From an optimization exercise on the open Yosys and OpenROAD flow, aimed at small area, a short achievable clock period and few clock cycles per item; shortcuts taken in it are not production practice. In this exercise RTL edits were held to simulation tests only and were not proved equivalent to the original. Power and IR drop assume default switching activity.

--- flow/run.sh ---
#!/bin/bash
# synth_recipe.tcl (not shown) runs the flow's synth.tcl, then flattens the netlist and writes it again
# the make line also repeats each setting of config.mk as NAME=value (left out here)
make -C /OpenROAD-flow-scripts/flow DESIGN_CONFIG=/design/flow/config.mk WORK_HOME=/design/flow/orfs CLKGATE_MAP_FILE= SYNTH_SCRIPT=/design/flow/synth_recipe.tcl finish
--- flow/config.mk ---
export PLATFORM = sky130hd
export DESIGN_NAME = fir
export DESIGN_NICKNAME = fir
export VERILOG_FILES = /design/flow/design.v
export SDC_FILE = /design/flow/constraint.sdc
export NUM_CORES = 4
export LEC_CHECK = 0
export CAP_MARGIN = 20
export CORE_MARGIN = 2
export CORE_UTILIZATION = 40
export PLACE_DENSITY = 0.6
export SLEW_MARGIN = 20
--- flow/constraint.sdc ---
create_clock -name core_clock -period 10.0 [get_ports {clk}]
set_input_delay 2.0000 -clock core_clock [delete_from_list [all_inputs] [get_ports {clk}]]
set_output_delay 2.0000 -clock core_clock [all_outputs]
set_load 0.01 [all_outputs]
--- flow/design.v ---
module fir ( clk ,rst ,in_data ,in_valid ,in_ready ,coeff_a00 ,coeff_a01 ,coeff_a02 ,coeff_a03 ,coeff_a04 ,
	coeff_a05 ,coeff_a06 ,coeff_a07 ,coeff_a08 ,filter_output ,out_valid );
input		clk ;	 
input		rst ;	 
input	[7:0]	in_data ;	 
input	[7:0]	coeff_a00 ;	 
input	[7:0]	coeff_a01 ;	 
input	[7:0]	coeff_a02 ;	 
input	[7:0]	coeff_a03 ;	 
input	[7:0]	coeff_a04 ;	 
input	[7:0]	coeff_a05 ;	 
input	[7:0]	coeff_a06 ;	 
input	[7:0]	coeff_a07 ;	 
input	[7:0]	coeff_a08 ;	 
output	[23:0]	filter_output ;	 
input		in_valid ;
output		in_ready ;
output		out_valid ;
wire		ST1_01d ;
wire		ST1_02d ;
wire		JF_01 ;
assign	in_ready = ST1_01d ;
fir_fsm INST_fsm ( .clk(clk) ,.rst(rst) ,.in_valid(in_valid) ,.ST1_02d(ST1_02d) ,.ST1_01d(ST1_01d) ,.JF_01(JF_01) );
fir_dat INST_dat ( .clk(clk) ,.rst(rst) ,.in_data(in_data) ,.coeff_a00(coeff_a00) ,
	.coeff_a01(coeff_a01) ,.coeff_a02(coeff_a02) ,.coeff_a03(coeff_a03) ,.coeff_a04(coeff_a04) ,
	.coeff_a05(coeff_a05) ,.coeff_a06(coeff_a06) ,.coeff_a07(coeff_a07) ,.coeff_a08(coeff_a08) ,
	.filter_output(filter_output) ,.in_valid(in_valid) ,.out_valid(out_valid) ,.ST1_02d(ST1_02d) ,.ST1_01d(ST1_01d) ,.JF_01(JF_01) );
endmodule
module fir_fsm ( clk ,rst ,in_valid ,ST1_02d ,ST1_01d ,JF_01 );
input		clk ;	 
input		rst ;	 
input		in_valid ;
output		ST1_02d ;
output		ST1_01d ;
input		JF_01 ;
reg	B01_streg ;
parameter	ST1_01 = 1'h0 ;
parameter	ST1_02 = 1'h1 ;
assign	ST1_01d = ( ( B01_streg == ST1_01 ) ? 1'h1 : 1'h0 ) ;
assign	ST1_02d = ( ( B01_streg == ST1_02 ) ? 1'h1 : 1'h0 ) ;
always @ ( posedge clk )
	if ( !rst )
		B01_streg <= ST1_01 ;
	else
		case ( B01_streg )
		ST1_01 :
			if ( in_valid )
				B01_streg <= ST1_02 ;
			else
				B01_streg <= ST1_01 ;
		ST1_02 :
			if ( ( JF_01 != 1'h0 ) )
				B01_streg <= ST1_01 ;
			else
				B01_streg <= ST1_02 ;
		default :
			B01_streg <= ST1_01 ;
		endcase
endmodule
module fir_dat ( clk ,rst ,in_data ,coeff_a00 ,coeff_a01 ,coeff_a02 ,coeff_a03 ,
	coeff_a04 ,coeff_a05 ,coeff_a06 ,coeff_a07 ,coeff_a08 ,filter_output ,in_valid ,
	out_valid ,ST1_02d ,ST1_01d ,JF_01 );
input		clk ;	 
input		rst ;	 
input	[7:0]	in_data ;	 
input	[7:0]	coeff_a00 ;	 
input	[7:0]	coeff_a01 ;	 
input	[7:0]	coeff_a02 ;	 
input	[7:0]	coeff_a03 ;	 
input	[7:0]	coeff_a04 ;	 
input	[7:0]	coeff_a05 ;	 
input	[7:0]	coeff_a06 ;	 
input	[7:0]	coeff_a07 ;	 
input	[7:0]	coeff_a08 ;	 
output	[23:0]	filter_output ;	 
input		in_valid ;
output		out_valid ;
input		ST1_02d ;
input		ST1_01d ;
output		JF_01 ;
wire		U_02 ;
wire	[3:0]	incr4s1i1 ;
wire	[3:0]	incr4s1ot ;
wire	[3:0]	lop4u_11i2 ;
wire	[3:0]	lop4u_11i1 ;
wire		lop4u_11ot ;
wire	[8:0]	mul12s1i2 ;
wire	[15:0]	mul12s1ot ;
wire	[15:0]	add28s_251i2 ;
wire	[24:0]	add28s_251i1 ;
wire	[24:0]	add28s_251ot ;
wire		JF_01 ;
wire		RG_data_buffer_en ;
wire		RG_data_buffer_1_en ;
wire		RG_data_buffer_2_en ;
wire		RG_data_buffer_3_en ;
wire		RG_data_buffer_4_en ;
wire		RG_data_buffer_5_en ;
wire		RG_data_buffer_6_en ;
wire		RG_data_buffer_7_en ;
wire		RG_data_buffer_8_en ;
wire		filter_output_r_en ;
wire		coeff_read_rg00_en ;
wire		coeff_read_rg01_en ;
wire		coeff_read_rg02_en ;
wire		coeff_read_rg03_en ;
wire		coeff_read_rg04_en ;
wire		coeff_read_rg05_en ;
wire		coeff_read_rg06_en ;
wire		coeff_read_rg07_en ;
wire		coeff_read_rg08_en ;
reg	[7:0]	coeff_read_rg08 ;	 
reg	[7:0]	coeff_read_rg07 ;	 
reg	[7:0]	coeff_read_rg06 ;	 
reg	[7:0]	coeff_read_rg05 ;	 
reg	[7:0]	coeff_read_rg04 ;	 
reg	[7:0]	coeff_read_rg03 ;	 
reg	[7:0]	coeff_read_rg02 ;	 
reg	[7:0]	coeff_read_rg01 ;	 
reg	[7:0]	coeff_read_rg00 ;	 
reg	[7:0]	RG_data_buffer ;	 
reg	[7:0]	RG_data_buffer_1 ;	 
reg	[7:0]	RG_data_buffer_2 ;	 
reg	[7:0]	RG_data_buffer_3 ;	 
reg	[7:0]	RG_data_buffer_4 ;	 
reg	[7:0]	RG_data_buffer_5 ;	 
reg	[7:0]	RG_data_buffer_6 ;	 
reg	[7:0]	RG_data_buffer_7 ;	 
reg	[24:0]	RG_sop ;	 
reg	[7:0]	RG_data_buffer_8 ;	 
reg	[3:0]	RG_i ;	 
reg	[23:0]	filter_output_r ;	 
reg		out_valid_r ;
wire		U_01 ;
reg	[7:0]	mul12s1i1 ;
reg	[7:0]	M_21 ;
reg	[24:0]	RG_sop_t ;
reg	[3:0]	RG_i_t ;
reg	[15:0]	sop_11_t1 ;
reg	sop_11_t1_c1 ;
fir_incr4s INST_incr4s_1 ( .i1(incr4s1i1) ,.o1(incr4s1ot) );	 
fir_lop4u_1 INST_lop4u_1_1 ( .i1(lop4u_11i1) ,.i2(lop4u_11i2) ,.o1(lop4u_11ot) );	 
fir_mul12s INST_mul12s_1 ( .i1(mul12s1i1) ,.i2(mul12s1i2) ,.o1(mul12s1ot) );	 
fir_add28s_25 INST_add28s_25_1 ( .i1(add28s_251i1) ,.i2(add28s_251i2) ,.o1(add28s_251ot) );	 
assign	filter_output = filter_output_r ;	 
assign	out_valid = out_valid_r ;
assign	U_01 = ( ST1_01d & in_valid ) ;
assign	add28s_251i1 = RG_sop ;	 
assign	add28s_251i2 = mul12s1ot ;	 
always @ ( coeff_read_rg08 or coeff_read_rg07 or coeff_read_rg06 or coeff_read_rg05 or 
	coeff_read_rg04 or coeff_read_rg03 or coeff_read_rg02 or coeff_read_rg01 or 
	coeff_read_rg00 or RG_i )	 
	case ( RG_i )
	4'h0 :
		mul12s1i1 = coeff_read_rg00 ;	 
	4'h1 :
		mul12s1i1 = coeff_read_rg01 ;	 
	4'h2 :
		mul12s1i1 = coeff_read_rg02 ;	 
	4'h3 :
		mul12s1i1 = coeff_read_rg03 ;	 
	4'h4 :
		mul12s1i1 = coeff_read_rg04 ;	 
	4'h5 :
		mul12s1i1 = coeff_read_rg05 ;	 
	4'h6 :
		mul12s1i1 = coeff_read_rg06 ;	 
	4'h7 :
		mul12s1i1 = coeff_read_rg07 ;	 
	4'h8 :
		mul12s1i1 = coeff_read_rg08 ;	 
	default :
		mul12s1i1 = 8'hx ;
	endcase
always @ ( RG_data_buffer_7 or RG_data_buffer_6 or RG_data_buffer_5 or RG_data_buffer_4 or 
	RG_data_buffer_3 or RG_data_buffer_2 or RG_data_buffer_1 or RG_data_buffer or 
	RG_data_buffer_8 or RG_i )	 
	case ( RG_i )
	4'h0 :
		M_21 = RG_data_buffer_8 ;	 
	4'h1 :
		M_21 = RG_data_buffer ;	 
	4'h2 :
		M_21 = RG_data_buffer_1 ;	 
	4'h3 :
		M_21 = RG_data_buffer_2 ;	 
	4'h4 :
		M_21 = RG_data_buffer_3 ;	 
	4'h5 :
		M_21 = RG_data_buffer_4 ;	 
	4'h6 :
		M_21 = RG_data_buffer_5 ;	 
	4'h7 :
		M_21 = RG_data_buffer_6 ;	 
	4'h8 :
		M_21 = RG_data_buffer_7 ;	 
	default :
		M_21 = 8'hx ;
	endcase
assign	mul12s1i2 = { 1'h0 , M_21 } ;	 
assign	lop4u_11i1 = incr4s1ot ;	 
assign	lop4u_11i2 = 4'h9 ;	 
assign	incr4s1i1 = RG_i ;	 
assign	U_02 = ( ST1_02d & ( ~lop4u_11ot ) ) ;	 
assign	RG_data_buffer_en = U_02 ;
always @ ( posedge clk )
	if ( !rst )
		RG_data_buffer <= 8'h00 ;
	else if ( RG_data_buffer_en )
		RG_data_buffer <= RG_data_buffer_8 ;
assign	RG_data_buffer_1_en = U_02 ;
always @ ( posedge clk )
	if ( !rst )
		RG_data_buffer_1 <= 8'h00 ;
	else if ( RG_data_buffer_1_en )
		RG_data_buffer_1 <= RG_data_buffer ;
assign	RG_data_buffer_2_en = U_02 ;
always @ ( posedge clk )
	if ( !rst )
		RG_data_buffer_2 <= 8'h00 ;
	else if ( RG_data_buffer_2_en )
		RG_data_buffer_2 <= RG_data_buffer_1 ;
assign	RG_data_buffer_3_en = U_02 ;
always @ ( posedge clk )
	if ( !rst )
		RG_data_buffer_3 <= 8'h00 ;
	else if ( RG_data_buffer_3_en )
		RG_data_buffer_3 <= RG_data_buffer_2 ;
assign	RG_data_buffer_4_en = U_02 ;
always @ ( posedge clk )
	if ( !rst )
		RG_data_buffer_4 <= 8'h00 ;
	else if ( RG_data_buffer_4_en )
		RG_data_buffer_4 <= RG_data_buffer_3 ;
assign	RG_data_buffer_5_en = U_02 ;
always @ ( posedge clk )
	if ( !rst )
		RG_data_buffer_5 <= 8'h00 ;
	else if ( RG_data_buffer_5_en )
		RG_data_buffer_5 <= RG_data_buffer_4 ;
assign	RG_data_buffer_6_en = U_02 ;
always @ ( posedge clk )
	if ( !rst )
		RG_data_buffer_6 <= 8'h00 ;
	else if ( RG_data_buffer_6_en )
		RG_data_buffer_6 <= RG_data_buffer_5 ;
assign	RG_data_buffer_7_en = U_02 ;
always @ ( posedge clk )
	if ( !rst )
		RG_data_buffer_7 <= 8'h00 ;
	else if ( RG_data_buffer_7_en )
		RG_data_buffer_7 <= RG_data_buffer_6 ;
always @ ( ST1_02d or add28s_251ot or ST1_01d )
	case ( { ST1_01d , ST1_02d } )
	2'b10 :
		RG_sop_t = 25'h0000000 ;	 
	2'b01 :
		RG_sop_t = add28s_251ot ;
	default :
		RG_sop_t = 25'hx ;
	endcase
always @ ( posedge clk )
	RG_sop <= RG_sop_t ;	 
assign	RG_data_buffer_8_en = U_01 ;
always @ ( posedge clk )	 
	if ( RG_data_buffer_8_en )
		RG_data_buffer_8 <= in_data ;
always @ ( ST1_02d or incr4s1ot or ST1_01d )
	case ( { ST1_01d , ST1_02d } )
	2'b10 :
		RG_i_t = 4'h0 ;	 
	2'b01 :
		RG_i_t = incr4s1ot ;	 
	default :
		RG_i_t = 4'hx ;
	endcase
always @ ( posedge clk )
	RG_i <= RG_i_t ;	 
always @ ( add28s_251ot )	 
	begin
	sop_11_t1_c1 = ~add28s_251ot [24] ;
	case ( { add28s_251ot [24] , sop_11_t1_c1 } )
	2'b10 :
		sop_11_t1 = 16'h0000 ;	 
	2'b01 :
		sop_11_t1 = add28s_251ot [15:0] ;
	default :
		sop_11_t1 = 16'hx ;
	endcase
	end
assign	JF_01 = ~lop4u_11ot ;	 
assign	filter_output_r_en = U_02 ;
always @ ( posedge clk )	 
	if ( filter_output_r_en )
		filter_output_r <= { 8'h00 , sop_11_t1 } ;
always @ ( posedge clk )
	if ( !rst )
		out_valid_r <= 1'h0 ;
	else
		out_valid_r <= U_02 ;
assign	coeff_read_rg00_en = U_01 ;
always @ ( posedge clk )	 
	if ( !rst )
		coeff_read_rg00 <= 8'h00 ;
	else if ( coeff_read_rg00_en )
		coeff_read_rg00 <= coeff_a00 ;
assign	coeff_read_rg01_en = U_01 ;
always @ ( posedge clk )	 
	if ( !rst )
		coeff_read_rg01 <= 8'h00 ;
	else if ( coeff_read_rg01_en )
		coeff_read_rg01 <= coeff_a01 ;
assign	coeff_read_rg02_en = U_01 ;
always @ ( posedge clk )	 
	if ( !rst )
		coeff_read_rg02 <= 8'h00 ;
	else if ( coeff_read_rg02_en )
		coeff_read_rg02 <= coeff_a02 ;
assign	coeff_read_rg03_en = U_01 ;
always @ ( posedge clk )	 
	if ( !rst )
		coeff_read_rg03 <= 8'h00 ;
	else if ( coeff_read_rg03_en )
		coeff_read_rg03 <= coeff_a03 ;
assign	coeff_read_rg04_en = U_01 ;
always @ ( posedge clk )	 
	if ( !rst )
		coeff_read_rg04 <= 8'h00 ;
	else if ( coeff_read_rg04_en )
		coeff_read_rg04 <= coeff_a04 ;
assign	coeff_read_rg05_en = U_01 ;
always @ ( posedge clk )	 
	if ( !rst )
		coeff_read_rg05 <= 8'h00 ;
	else if ( coeff_read_rg05_en )
		coeff_read_rg05 <= coeff_a05 ;
assign	coeff_read_rg06_en = U_01 ;
always @ ( posedge clk )	 
	if ( !rst )
		coeff_read_rg06 <= 8'h00 ;
	else if ( coeff_read_rg06_en )
		coeff_read_rg06 <= coeff_a06 ;
assign	coeff_read_rg07_en = U_01 ;
always @ ( posedge clk )	 
	if ( !rst )
		coeff_read_rg07 <= 8'h00 ;
	else if ( coeff_read_rg07_en )
		coeff_read_rg07 <= coeff_a07 ;
assign	coeff_read_rg08_en = U_01 ;
always @ ( posedge clk )	 
	if ( !rst )
		coeff_read_rg08 <= 8'h00 ;
	else if ( coeff_read_rg08_en )
		coeff_read_rg08 <= coeff_a08 ;
endmodule
module fir_incr4s ( i1 ,o1 );
input	[3:0]	i1 ;
output	[3:0]	o1 ;
assign	o1 = ( i1 + 1'h1 ) ;
endmodule
module fir_lop4u_1 ( i1 ,i2 ,o1 );
input	[3:0]	i1 ;
input	[3:0]	i2 ;
output		o1 ;
wire		M_01 ;
assign	M_01 = ( i1 < i2 ) ;
assign	o1 = M_01 ;
endmodule
module fir_mul12s ( i1 ,i2 ,o1 );
input	[7:0]	i1 ;
input	[8:0]	i2 ;
output	[15:0]	o1 ;
wire	signed	[15:0]	so1 ;
assign	so1 = ( $signed( i1 ) * $signed( i2 ) ) ;
assign	o1 = $unsigned( so1 ) ;
endmodule
module fir_add28s_25 ( i1 ,i2 ,o1 );
input	[24:0]	i1 ;
input	[15:0]	i2 ;
output	[24:0]	o1 ;
assign	o1 = ( i1 + { { 9{ i2 [15] } } , i2 } ) ;
endmodule
==> out/results.ini <==
[status]
status=timing/DRC/antenna clean

[synth]
synth_xor_area_share_pct=2.897
syn_area_per_cell_um2=8.550
synth-compound-area-share_pct=20.50
synth_mux_area_share_pct=0.5561
syn_inst=1263
synth_simple_gate_area_share_pct=17.97
synth_top_family_by_area=compound AO/OA/AOI/OAI gates
synth_ff_type=dfxtp_1
synth_adder_area_share_pct=15.27
synth-seq-cells=191
yosys_warnings=2
synth_edf_count=24

[clock_network]
post-cts-setup-buffers=0
clock_path_buffers=2
ctsResizeCount=0
clkLatencyLatePin_ns=0.46
clockRootBuffer=clkbuf_16

[min_path]
hold_class=flip-flop to flip-flop

[setup_path]
arrival_ns=9.48
reg2reg_slack_ns=0.71
cp_max_fo=19
cp-startpoint=INST_dat.RG_i[2]$_SDFF_PN0_
crit_end=INST_dat.filter_output_r[14]$_SDFFCE_PP0P_
reg2reg_to=INST_dat.filter_output_r[14]$_SDFFCE_PP0P_
crit_path_top_delay_cell=dfxtp_1

[place]
dpl.hpwl_um=19330
dp_cells=1647

[sta]
slew_headroom_pct=32.66
worst_pin_slew_ns=1.006
setup_tns_ns=0

[grt]
grtUsageMet1_pct=26.16
use_met2_pct=31.31
grt-busiest-layer=met2

[drt]
routed_wl_um=26730
drt-met1-wl_um=12760
viasPerCell=5.160
top_layer=met4
wl_met2_um=12470
drc_errors=0
antenna_left=0

[floorplan]
fp.dieH_um=168.3

[job]
maxCapViolCount=0

[finish]
utilization_pct=47.23

Testbench counts, summed over its fixed seeds: cycles 20,488, items 2,048.
## report_power, final
group	switching [W]	total, W	internal, W
clock network	0.000373	0.000721	0.000348
logic	0.000754	0.00130	0.000549
registers	0.0000275	0.000885	0.000858
## cell usage after synthesis (all sizes together), types with 2 or more instances
library cell,count,area (um2)
nor3,6,30.03
and2,12,75.07
xor2,15,138.9
o21ai,38,190.2
a22o,7,61.31
inv,67,251.5
nand2b,7,43.79
dfxtp,167,3343
a211oi,9,67.56
o21a,5,37.54
a221oi,13,113.9
a22oi,30,225.2
edfxtp,24,720.7
o22ai,2,12.51
a31oi,2,27.53
a222oi,5,50.05
or2,8,50.05
o21bai,5,41.29
nand3,6,30.03
clkbuf,49,183.9
o211ai,5,37.54
nand2,302,1134
o31ai,3,22.52
xnor2,19,173.9
nand4,15,93.84
fa,38,760.7
a21boi,137,1028
buf,21,120.1
ha,71,888.4
a21o,11,82.58
mux2i,6,60.06
nor2,112,422.9
a21oi,29,145.1
nor2b,5,31.28
## worst max-delay path: cells and delay by family (launching register included)
kind | cells | cell delay (ns)
and+or+nand+nor | 8 | 2.10
xor gates and xnor gates | 2 | 0.32
AOI/OAI and AO/OA | 9 | 2.07
DFF | 1 | 0.87
buffers and inverters | 6 | 0.76
adders and majority gates | 6 | 2.86
## layout make-up
class	instances	area [um2]	share of cell area (%)
inverters	67	251.5	1.992
clock buffers	17	425.4	3.370
well taps	341	426.7	3.380
multi-input cells	942	6223	49.30
flip-flops and latches	191	4064	32.19
repair buffers	106	1041	8.247
clock inverters	15	191.4	1.517
## per-stage QoR
step,instance area (um2),total power [W],setup WS (ns),hold slack (ns)
final,12620,0.002910,0.7115,0.4674
after detailed placement,12010,0.002207,0.7835,0.4600
after floorplan,10830,0.001939,2.025,0.4428
after global placement,11990,0.002191,0.7734,0.4552
after CTS,12620,0.002939,0.7637,0.4712
after global routing,12620,0.003154,0.1029,0.4891
## logic make-up (layout without fill, tap and decap cells)
| kind of cell | Yosys count | in the layout |
|---|---|---|
| and+or+nand+nor | 477 | 477 |
| AOI/OAI and AO/OA | 308 | 308 |
| DFF | 191 | 191 |
| buffers and inverters | 137 | 205 |
| adders and majority gates | 109 | 109 |
| xor gates and xnor gates | 34 | 34 |
| muxes | 6 | 6 |
| other | 1 | 8 |
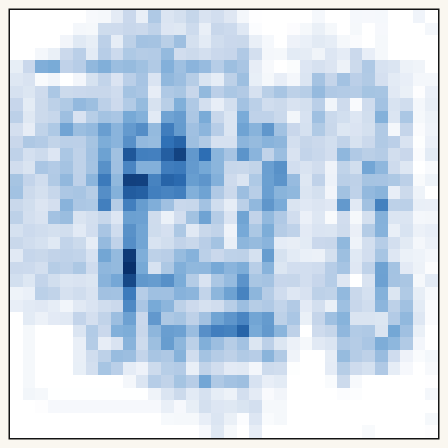
Fig. 1. Wiring heat map.
The die is cut into 34 by 34 equal tiles; white is low, dark blue is high, scaled to the fullest tile. Values are wire area over tile area, all layers added.
emptiest ninth of the die	south-west
fullest tile	0.63
nearly empty tiles	16%
tiles over half the peak	8.7%
mean over tiles	0.15
GRT Util Overall: 19.05%
Vias: 8,664

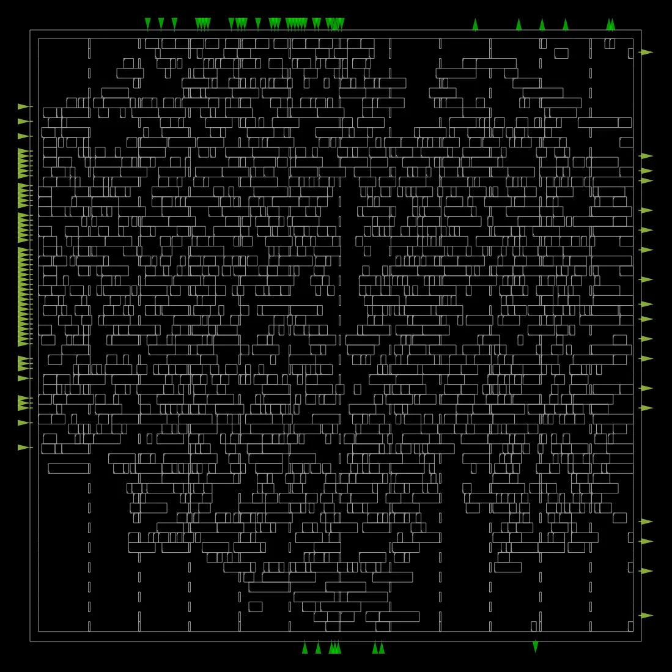
Fig. 2. Placed standard cells.
Seq area share: 32.19%
core area: 26,730 um2
Tap Count: 341
final sequential cell count: 191
fin cells: 1,679

==> afterwards: timing with drivers on the ports <==
The results above use ideal ports. As a check the final layout listed here was re-extracted and re-timed, cells and wires unchanged.
Step 1 sets driving cells, clkbuf_16 on the clock port and buf_2 on the other inputs (assumed; they add their load-dependent delay and slew).
Step 2 adds t to the input delays and takes it off the output delays; t is the mean of the earliest and latest rising clock arrival at the registers after step 1. Input paths then give back, and output paths get back, about the clock's delay inside the block.
Three values: ideal, step 1, step 2; two values: the first two.
shift t [ns]: 0.497
slack for setup (ns): 0.711 / 0.711 / 0.711
worst hold slack (ns): 0.467 / 0.467 / 0.467
latest minus earliest clock arrival (ns): 0.018 / 0.018
worst data-port slew with drivers (ns): 0.05
After both steps setup and hold are still met in this run. The setup slack of this run moves by 0.000 ns with the drivers and by 0.000 ns with both steps.
